This design comes from an exercise in tuning for small area, a short achievable clock period and few clock cycles on the open sky130 flow, not from production work. The RTL was checked by simulation tests, not by an equivalence proof against the original design. The series may have gaps, and a smaller design here may also do less where the tests do not look. Power figures rest on the tool's default switching activity, not on a simulated workload.

`flow/run.sh`:
```
#!/bin/bash
# synth_recipe.tcl (not shown) runs the flow's synth.tcl, then flattens the netlist and writes it again
# the make line also repeats each setting of config.mk as NAME=value (left out here)
make -C /OpenROAD-flow-scripts/flow DESIGN_CONFIG=/design/flow/config.mk WORK_HOME=/design/flow/orfs CLKGATE_MAP_FILE= SYNTH_SCRIPT=/design/flow/synth_recipe.tcl finish
```
`flow/config.mk`:
```
export PLATFORM = sky130hd
export DESIGN_NAME = LASER
export DESIGN_NICKNAME = LASER
export VERILOG_FILES = /design/flow/design.v
export SDC_FILE = /design/flow/constraint.sdc
export NUM_CORES = 4
export LEC_CHECK = 0
export CAP_MARGIN = 20
export CORE_MARGIN = 2
export CORE_UTILIZATION = 40
export SLEW_MARGIN = 20
```
`flow/constraint.sdc`:
```
create_clock -name core_clock -period 9.0 [get_ports {CLK}]
set_input_delay 1.8000 -clock core_clock [delete_from_list [all_inputs] [get_ports {CLK}]]
set_output_delay 1.8000 -clock core_clock [all_outputs]
set_load 0.01 [all_outputs]
```
`flow/design.v`:
```
module LASER (
	input				CLK,
	input				RST,
	input 		[3:0] 	X,
	input 		[3:0] 	Y,
	output	reg [3:0] 	C1X,
	output	reg [3:0] 	C1Y,
	output	reg [3:0] 	C2X,
	output	reg [3:0] 	C2Y,
	output	reg 		DONE
);
parameter ITEM_NUM 			= 40;
parameter PARALLEL			= 8;	 
parameter SUB_ITEM_NUM		= ITEM_NUM/PARALLEL;
parameter RADIUS 			= 4;
parameter PATTERN_HEIGHT 	= 16;
parameter PATTERN_WIDTH 	= 16;
parameter START_POINT_X 	= 4'd0;
parameter START_POINT_Y 	= 4'd0;
parameter END_POINT_X 		= PATTERN_HEIGHT-1-START_POINT_X;
parameter END_POINT_Y 		= PATTERN_WIDTH-1-START_POINT_Y;
parameter CONVERGE_TIMES	= 4;
localparam IDLE 	= 3'd0;
localparam DATA_IN 	= 3'd1;
localparam FIND_C1 	= 3'd2;
localparam FIND_C2 	= 3'd3;
localparam SYS_DONE = 3'd4;
reg [2:0]	state, next_state;
reg [3:0]	item_X [0:PARALLEL-1][0:SUB_ITEM_NUM-1];
reg [3:0]	item_Y [0:PARALLEL-1][0:SUB_ITEM_NUM-1];
reg [3:0] 	C_addr_X;
reg [3:0] 	C_addr_Y;
reg [3:0] 	item_addr [0:PARALLEL-1];
reg [3:0] 	C1_opt_addr_X;
reg [3:0] 	C1_opt_addr_Y;
reg [3:0] 	C2_opt_addr_X;
reg [3:0] 	C2_opt_addr_Y;
reg [4:0] 	parallel_ptr;	 
reg 		find_c1_done_reg;
reg	[5:0] 	opt_num;
reg	[5:0] 	opt_num_temp;
reg	[5:0] 	opt_num_pre;
reg [2:0] 	converge_times;
reg			iterate_reg;
wire IDLE_wire 			= state == IDLE;
wire DATA_IN_wire 		= state == DATA_IN;
wire FIND_C1_wire 		= state == FIND_C1;
wire FIND_C2_wire 		= state == FIND_C2;
wire DONE_wire 			= state == SYS_DONE;
wire [3:0] C1_X_in = FIND_C1_wire ? C_addr_X : C1_opt_addr_X;
wire [3:0] C1_Y_in = FIND_C1_wire ? C_addr_Y : C1_opt_addr_Y;
wire [3:0] C2_X_in = FIND_C2_wire ? C_addr_X : C2_opt_addr_X;
wire [3:0] C2_Y_in = FIND_C2_wire ? C_addr_Y : C2_opt_addr_Y;
wire is_inside [0:PARALLEL-1];
genvar p;
generate
    for (p=0; p<PARALLEL; p=p+1) begin : gen_determine_inside
        determine_inside #(
            .RADIUS(RADIUS)
        ) 
		determine_inside_inst (
            .C1_X_in	(C1_X_in				),
            .C1_Y_in	(C1_Y_in				),
            .C2_X_in	(C2_X_in				),
            .C2_Y_in	(C2_Y_in				),
            .item_X_in	(item_X[p][item_addr[p]]),
            .item_Y_in	(item_Y[p][item_addr[p]]),
            .is_inside	(is_inside[p]			)
        );
    end
endgenerate
wire [5:0]	next_opt_num_temp = opt_num_temp + is_inside[0] + is_inside[1] + is_inside[2] + is_inside[3]  
											 + is_inside[4] + is_inside[5] + is_inside[6] + is_inside[7];
wire iterate 			= next_opt_num_temp >= opt_num;
wire converge 			= converge_times == CONVERGE_TIMES-1;
wire item_addr_done 	= item_addr[0] == SUB_ITEM_NUM-1;
wire parallel_ptr_done	= parallel_ptr == PARALLEL-1;
wire C_addr_X_done 		= C_addr_X == END_POINT_X;
wire C_addr_Y_done 		= C_addr_Y == END_POINT_Y;
wire data_in_done 		= parallel_ptr_done & item_addr_done;
wire find_c_done 		= C_addr_X_done & C_addr_Y_done & item_addr_done;
wire find_c1_done 		= find_c_done & FIND_C1_wire;
wire find_c2_done 		= find_c_done & FIND_C2_wire;
wire iteration_done 	= converge;
always@(*) begin
	C1X = C1_opt_addr_X;
	C1Y = C1_opt_addr_Y;
	C2X = C2_opt_addr_X;
	C2Y = C2_opt_addr_Y;
	DONE= iteration_done;
end
always@(*) begin
	case(state)
		IDLE 	: next_state = DATA_IN;
		DATA_IN : next_state = data_in_done 	? FIND_C1 	: DATA_IN;
		FIND_C1 : next_state = iteration_done	? SYS_DONE 	: find_c1_done ? FIND_C2 : FIND_C1;
		FIND_C2 : next_state = iteration_done	? SYS_DONE 	: find_c2_done ? FIND_C1 : FIND_C2;
		SYS_DONE: next_state = IDLE;
		default	: next_state = IDLE;
	endcase
end
always@(posedge CLK) begin
	if(RST) begin
		state <= IDLE;
	end
	else begin
		state <= next_state;
	end
end
integer i, j, k;
always@(posedge CLK) begin
	if(RST) begin
		for(i=0; i<SUB_ITEM_NUM; i=i+1) begin
			for(j=0; j<PARALLEL; j=j+1) begin
				item_X[j][i] <= 4'd0;
				item_Y[j][i] <= 4'd0;
			end
		end
	end
	else if(IDLE_wire | DATA_IN_wire) begin
		item_X[parallel_ptr][item_addr[parallel_ptr]] <= X;
		item_Y[parallel_ptr][item_addr[parallel_ptr]] <= Y;
	end
end
always@(posedge CLK) begin
	if(RST) begin
		parallel_ptr <= 5'd0;
	end
	else if(item_addr_done) begin
		parallel_ptr <= parallel_ptr_done ? 5'd0 : parallel_ptr + 5'd1;
	end
end
always@(posedge CLK) begin
	if(RST) begin
		for(k=0; k<PARALLEL; k=k+1) begin
			item_addr[k] <= 4'd0;
			item_addr[k] <= 4'd0;
		end
	end
	else if(IDLE_wire | DATA_IN_wire | FIND_C1_wire | FIND_C2_wire) begin
		for(k=0; k<PARALLEL; k=k+1) begin
			item_addr[k] <= item_addr_done ? 4'd0 : (item_addr[k] + 4'd1);
			item_addr[k] <= item_addr_done ? 4'd0 : (item_addr[k] + 4'd1);
		end
	end
	else if(DONE_wire) begin
		for(k=0; k<PARALLEL; k=k+1) begin
			item_addr[k] <= 4'd0;
			item_addr[k] <= 4'd0;
		end
	end
end
always@(posedge CLK) begin
	if(RST) begin
		C_addr_X <= START_POINT_X;
		C_addr_Y <= START_POINT_Y;
	end
	else if(item_addr_done & (FIND_C1_wire | FIND_C2_wire)) begin
		C_addr_X <= C_addr_X_done ? START_POINT_X : (C_addr_X + 4'd1);
		C_addr_Y <= (C_addr_X_done & C_addr_Y_done) ? START_POINT_Y : (C_addr_X_done ? (C_addr_Y + 4'd1) : C_addr_Y);
	end
	else if(DONE_wire) begin
		C_addr_X <= START_POINT_X;
		C_addr_Y <= START_POINT_Y;
	end
end
always@(posedge CLK) begin
	if(RST) begin
		opt_num <= 6'd0;
	end
	else if(item_addr_done & iterate) begin	
		opt_num <= next_opt_num_temp;
	end
	else if(DONE) begin	
		opt_num <= 6'd0;
	end
end
always@(posedge CLK) begin
	if(RST) begin
		opt_num_temp <= 6'd0;
	end
	else if(item_addr_done | DONE) begin	
		opt_num_temp <= 6'd0;
	end
	else if(FIND_C1_wire | FIND_C2_wire) begin	
		opt_num_temp <= next_opt_num_temp;
	end
end
always@(posedge CLK) begin
	if(RST) begin
		opt_num_pre <= 6'd0;
	end
	else if(find_c1_done | find_c2_done) begin	
		opt_num_pre <= opt_num;
	end
	else if(DONE) begin	
		opt_num_pre <= 6'd0;
	end
end
always@(posedge CLK) begin
	if(RST) begin
		converge_times <= 3'd0;
	end
	else if(find_c1_done | find_c2_done) begin	
		converge_times <= (opt_num_pre == opt_num) ? converge_times + 3'd1 : 3'd0;
	end
	else if(DONE_wire) begin	
		converge_times <= 3'd0;
	end
end
always@(posedge CLK) begin
	if(RST) begin
		C1_opt_addr_X <= 4'd0;
		C1_opt_addr_Y <= 4'd0;
	end
	else if(FIND_C1_wire & iterate) begin	
		C1_opt_addr_X <= C1_X_in;
		C1_opt_addr_Y <= C1_Y_in;
	end
	else if(DONE) begin	
		C1_opt_addr_X <= 4'd0;
		C1_opt_addr_Y <= 4'd0;
	end
end
always@(posedge CLK) begin
	if(RST) begin
		C2_opt_addr_X <= 4'd0;
		C2_opt_addr_Y <= 4'd0;
	end
	else if(FIND_C2_wire & iterate) begin	
		C2_opt_addr_X <= C2_X_in;
		C2_opt_addr_Y <= C2_Y_in;
	end
	else if(DONE) begin	
		C2_opt_addr_X <= 4'd0;
		C2_opt_addr_Y <= 4'd0;
	end
end
always@(posedge CLK) begin
	if(RST) begin
		find_c1_done_reg <= 1'b0;
	end
	else if(find_c1_done) begin	
		find_c1_done_reg <= 1'b1;
	end
	else if(DONE) begin	
		find_c1_done_reg <= 1'b0;
	end
end
always@(posedge CLK) begin
	if(RST) begin
		iterate_reg <= 1'b0;
	end
	else if(find_c1_done | find_c2_done) begin	
		iterate_reg <= 1'b0;
	end
	else if(item_addr_done & iterate) begin	
		iterate_reg <= 1'b1;
	end
	else if(DONE) begin	
		iterate_reg <= 1'b0;
	end
end
endmodule
module determine_inside #(
	parameter RADIUS = 4
)
(
	input [3:0]	C1_X_in,
	input [3:0]	C1_Y_in,
	input [3:0]	C2_X_in,
	input [3:0]	C2_Y_in,
	input [3:0]	item_X_in,
	input [3:0]	item_Y_in,
	output		is_inside
);
wire signed [4:0] C1_X_dist = C1_X_in - item_X_in;
wire signed [4:0] C1_Y_dist = C1_Y_in - item_Y_in;
wire signed [4:0] C2_X_dist = C2_X_in - item_X_in;
wire signed [4:0] C2_Y_dist = C2_Y_in - item_Y_in;
wire [3:0] C1_X_dist_abs = C1_X_dist[4] ? ~C1_X_dist + 5'b1 : C1_X_dist;
wire [3:0] C1_Y_dist_abs = C1_Y_dist[4] ? ~C1_Y_dist + 5'b1 : C1_Y_dist;
wire [3:0] C2_X_dist_abs = C2_X_dist[4] ? ~C2_X_dist + 5'b1 : C2_X_dist;
wire [3:0] C2_Y_dist_abs = C2_Y_dist[4] ? ~C2_Y_dist + 5'b1 : C2_Y_dist;
wire is_inside_C1 = ((C1_X_dist_abs == RADIUS) & (C1_Y_dist_abs == 4'd0)) | 	 
					((C1_X_dist_abs == 4'd0) & (C1_Y_dist_abs == RADIUS)) | 	 
					(((C1_X_dist_abs <= RADIUS-1) & (C1_Y_dist_abs <= RADIUS-1)) & ~((C1_X_dist_abs == RADIUS-1) & (C1_Y_dist_abs == RADIUS-1)));
wire is_inside_C2 = ((C2_X_dist_abs == RADIUS) & (C2_Y_dist_abs == 4'd0)) | 	 
					((C2_X_dist_abs == 4'd0) & (C2_Y_dist_abs == RADIUS)) | 	 
					(((C2_X_dist_abs <= RADIUS-1) & (C2_Y_dist_abs <= RADIUS-1)) & ~((C2_X_dist_abs == RADIUS-1) & (C2_Y_dist_abs == RADIUS-1)));
assign is_inside 	= is_inside_C1 | is_inside_C2;	 
endmodule
```
Run 1, path with the least slack:
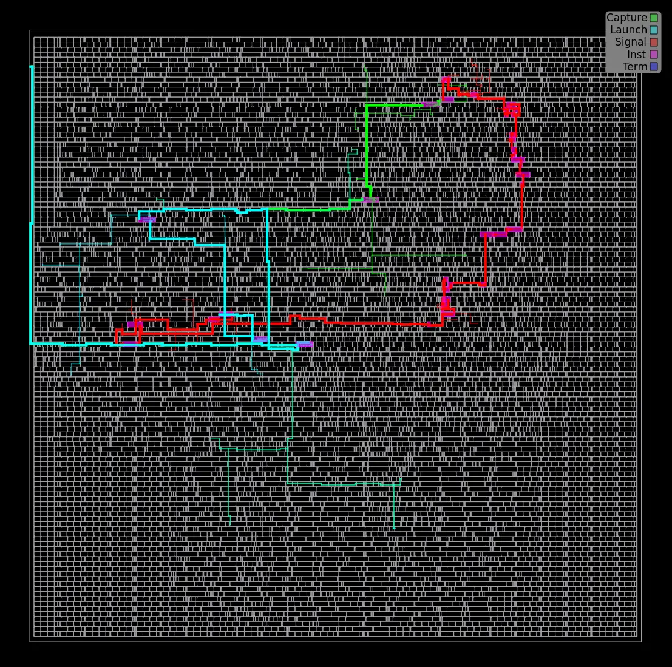
post-route insts no fill: 5015
post-layout minimum cycle time: 8.50 ns
setup TNS: 0 ns

Run 1, metal 4:
Drawn at 1.5 px/um. Supply wires on this layer in grey. Cells faint in the background.
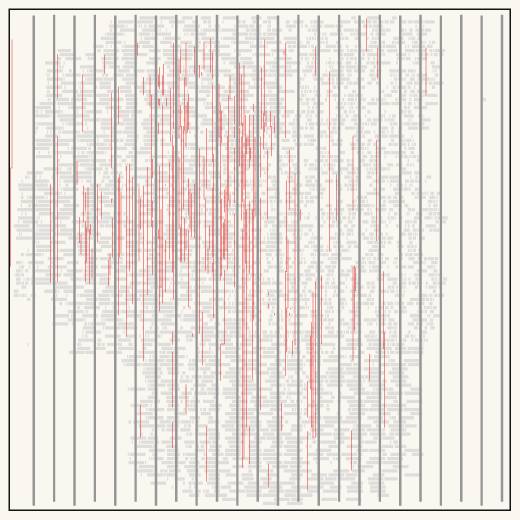
main direction	vertical
wire length on this layer	7810 um
share of all routed wire	5.3%
longest straight run	173 um
nets with wire on the layer	150
via count: 33100
total wire length: 148000 um

Run 1, the metal 3 layer:
Drawn at 1 px/um.
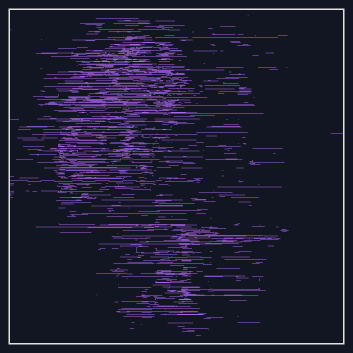
wire length on this layer	17400 um
share of all routed wire	12%

==> key figures, run 1 <==
Timing
  • Slew HR: 0.191
  • Hold Fails Final Rpt: 0
  • Final setup fails: 0
  • Achievable frequency: 118 MHz
  • Actual slew at the worst max-slew pin: 1.20 ns

Min path
  • Hold EP: opt_num_temp[2]$_SDFFE_PP0N_
  • Hold path depth: 2
  • Worst hold path class: reg -> reg

Yosys
  • Synth Area in Compound Gates: 0.0917
  • Top cell type's share of synthesized area: 0.288
  • Mux cell area share after synthesis: 0.297
  • Simple-gate share of the synthesized area: 0.106
  • Syn_nets: 3823
  • Post-Synthesis Cell Area: 43300 um2
  • Most frequently used flop master after synthesis: edfxtp_1
  • Cell type contributing the most total cell area after synthesis: edfxtp_1
  • Syn avg cell area: 12.1 um2

Cells and area
  • Layout cells sized above 1: 0.239
  • Util after Layout: 0.448

Die
  • Die Ht: 333 um
  • Row count: 120
  • Die ar.: 111000 um2
  • Io pins: 27

CTS
  • TritonCTS clock tree: yes
  • CTS Buf Count: 68
  • Post-CTS Resized: 0

Place
  • Cell count after placement: 4883
  • Place WS: 0.0709 ns
  • Dpl cell area: 45500 um2
  • Port bufs: 26

Detailed routing
  • DRC errors left: 0
  • M1 WL: 56400 um
  • DR WL met2: 66300 um
  • WL/cell: 29.5 um
  • Iter 0 DRT Violations: 4433
  • ANT nets after route: 0

Global route
  • Largest net degree at the start of global routing: 69
  • Global route total overflow: 0
  • Total GRT Usage: 0.264
  • Initial antenna violation count: 8
  • Busiest grt layer: met2

Power
  • Pwr Density: 250 nW/um2
  • Peak VDD IR: 0.629 mV

Critical path
  • FF-to-FF End: C2_opt_addr_X[3]$_SDFFE_PP0P_
  • Worst Reg-to-Reg Cells: 32
  • CP max FO: 14
  • CP peak stage delay: 0.59 ns
  • Crit Path Category: reg -> reg

Status
  • Status: no timing/DRC/antenna violations
Testbench counts for the RTL of run 1, summed over its fixed seeds: cycles 997,368.
run 1: where the power goes:
group | internal [mW] | switching, mW | total [mW]
Combinational | 2.57 | 3.37 | 5.94
Clock | 1.76 | 1.20 | 2.96
Sequential | 2.93 | 0.169 | 3.10
run 1: Yosys cell counts, types with 40 or more instances:
master	count
xor2_1	40
nor2_1	446
nand3_1	64
a211oi_1	65
ha_1	205
xnor2_1	84
o21ai_0	109
a21oi_1	193
mux2i_1	112
mux4_2	506
edfxtp_1	416
inv_1	137
clkbuf_1	149
dfxtp_1	161
a21o_1	41
nand3b_1	84
nand2_1	166
buf_2	76
nand2b_1	45
run 1: worst max-delay path, delay by kind of cell (launching register included):
kind	cells	cell delay [ns]
AO/OA/AOI/OAI	7	1.03
XOR/XNOR	1	0.18
adder cells (fa/ha/maj)	9	3.54
buffers and inverters	8	0.98
flip-flops	1	0.43
multiplexers	3	1.31
AND/OR/NAND/NOR	4	0.94
run 1: cell type report:
class                   instances  share of cell area
well taps                    1403              0.0365
repair buffers                168              0.0323
clock inverters                48              0.0123
multi-input cells            2605               0.544
diodes                          2            0.000104
flip-flops and latches        577               0.328
inverters                     137              0.0107
clock buffers                  75              0.0364
## Run 2: large edit since run 1, in outline
flow/design.v: 292 -> 2907 lines; modules unchanged: 0
  LASER: edited, 264 -> 2907 lines
  removed: determine_inside
==> run 2 against run 1 <==
Against the previous run:
- power grew 76%
- clock power grew about 30%
- largest cell class unchanged
- wire length grew 93%
- combinational power grew 120%
- sequential power grew 45%
- critical path depth shrank 9
- worst setup slack gained 0.38 ns
- critical endpoint is now mv$_DFFE_PN_
- register-to-register slack gained 0.38 ns
==> key figures, run 2 <==
Cells and area
  • Clk cell area share: 0.0425
  • Number of clock buffers in the layout: 109
  • Seq area share: 0.200
  • Dominant class by area: multi-input combinational cells
  • Comb_multi_in: 6671
  • Non-clk buf share: 0.0116
  • Non-clk bufs: 100
  • N_diodes: 2
  • Inverter count: 712

Critical path
  • CP max FO: 28
  • CP bufs+invs: 2
  • CP peak stage delay: 0.85 ns
  • Worst Reg-to-Reg Cells: 23

Detailed routing
  • M1 WL: 114000 um
  • DRC errors left: 0
  • Iter 0 DRT Violations: 9658
  • DR WL met2: 123000 um

Die
  • # Taps: 2233
  • Row count: 152
  • Die Ht: 419 um

CTS
  • CTS Buf Count: 89

Min path
  • Worst hold path class: reg -> reg
  • Hold path depth: 0

Yosys
  • Syn avg cell area: 7.92 um2
  • Syn_nets: 9615
  • Most frequently used flop master after synthesis: dfxtp_1
  • Cell type contributing the most total cell area after synthesis: fa_1
  • Top cell type's share of synthesized area: 0.194
  • Mux cell area share after synthesis: 0.00773
  • Synth Area in Compound Gates: 0.268
  • Post-Synthesis Cell Area: 68800 um2

Place
  • Port bufs: 26
  • Cell count after placement: 10400
  • Dpl cell area: 70300 um2

Timing
  • Achievable frequency: 123 MHz
  • Post-layout minimum cycle time: 8.12 ns
  • Slew HR: 0.227
  • Final setup fails: 0

Power
  • Pwr Density: 288 nW/um2

Global route
  • Total GRT Usage: 0.320
  • Largest net degree at the start of global routing: 42
  • Global route total overflow: 0

Status
  • Status: no timing/DRC/antenna violations
Testbench counts for the RTL of run 2, summed over its fixed seeds: cycles 15,755.
-- run 2: final timing paths --
| kind | start | to |
|---|---|---|
| worst max-delay path | c6[5]$_DFF_P_ | mv$_DFFE_PN_ |
| worst min-delay path | y1[1]$_DFF_P_ | y2[1]$_DFF_P_ |
| worst max register to register | c6[5]$_DFF_P_ | mv$_DFFE_PN_ |
| worst min register to register | y1[1]$_DFF_P_ | y2[1]$_DFF_P_ |
-- run 2: report_power, final --
part	total (mW)	leakage [nW]	switching [mW]	internal (mW)
combinational	12.8	23.7	8.30	4.51
clock	3.84	1.50	1.60	2.23
sequential	4.50	5.93	0.871	3.63
-- run 2: timing repair --
item,in CTS,in global routing
endpoints found under the hold margin,0,0
gates resized for setup,0,1
setup endpoints to repair,0,1
-- run 2: cells by family after synthesis --
family / after synthesis
AND/OR/NAND/NOR: 2848
AO/OA/AOI/OAI: 2778
buffers and inverters: 1312
adder cells (fa/ha/maj): 916
flip-flops: 706
XOR/XNOR: 78
multiplexers: 51
Run 2, path with the least slack:
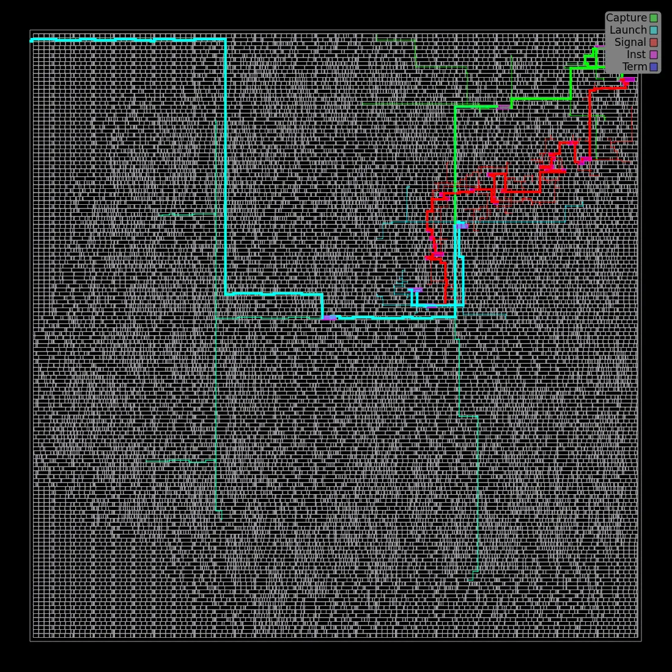
min setup slack post-route: 0.884 ns
post-route insts no fill: 10600

Run 2, metal 2:
Drawn at 1.5 px/um.
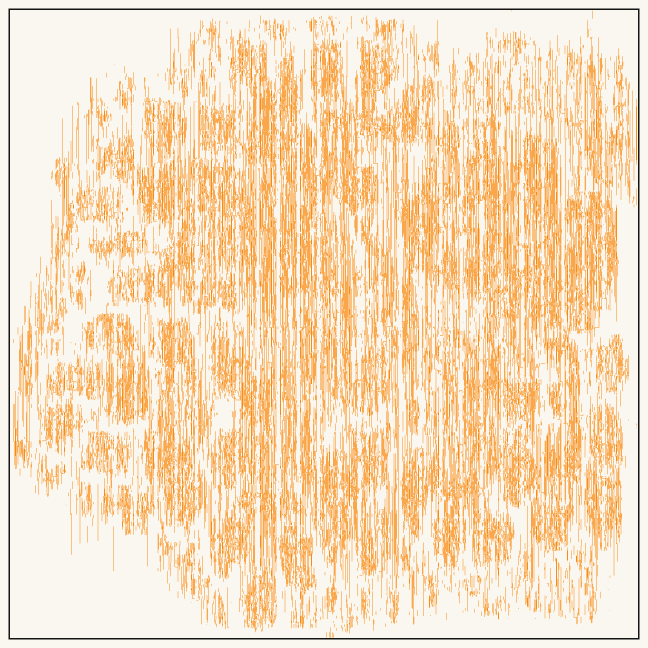
wire length on this layer	123 mm
nets with wire on the layer	7669
longest straight run	91.2 um
met2 usage: 0.481
total wire length: 286000 um
via count: 67000

re-timing with driven ports:
No port has a modelled driver above. Below, the same layouts with a new extraction and two added sets of constraints.
Step 1: set_driving_cell puts a clkbuf_16 on CLK and a buf_2 on each other input, an assumption about the parent block.
Step 2, shift: input delay + t, output delay - t, t = (earliest + latest rising clock arrival at the registers) / 2. This alone moves slack from input paths to output paths.
a / b / c = ideal / step 1 / step 2; a / b = the first two.
run	t (ns)	setup slack, ns	worst slew at a driven data input, ns
run 1	0.689	0.500 / 0.500 / 0.500	0.07
run 2	0.825	0.884 / 0.884 / 0.884	0.04
After both steps setup and hold are still met in every run listed.
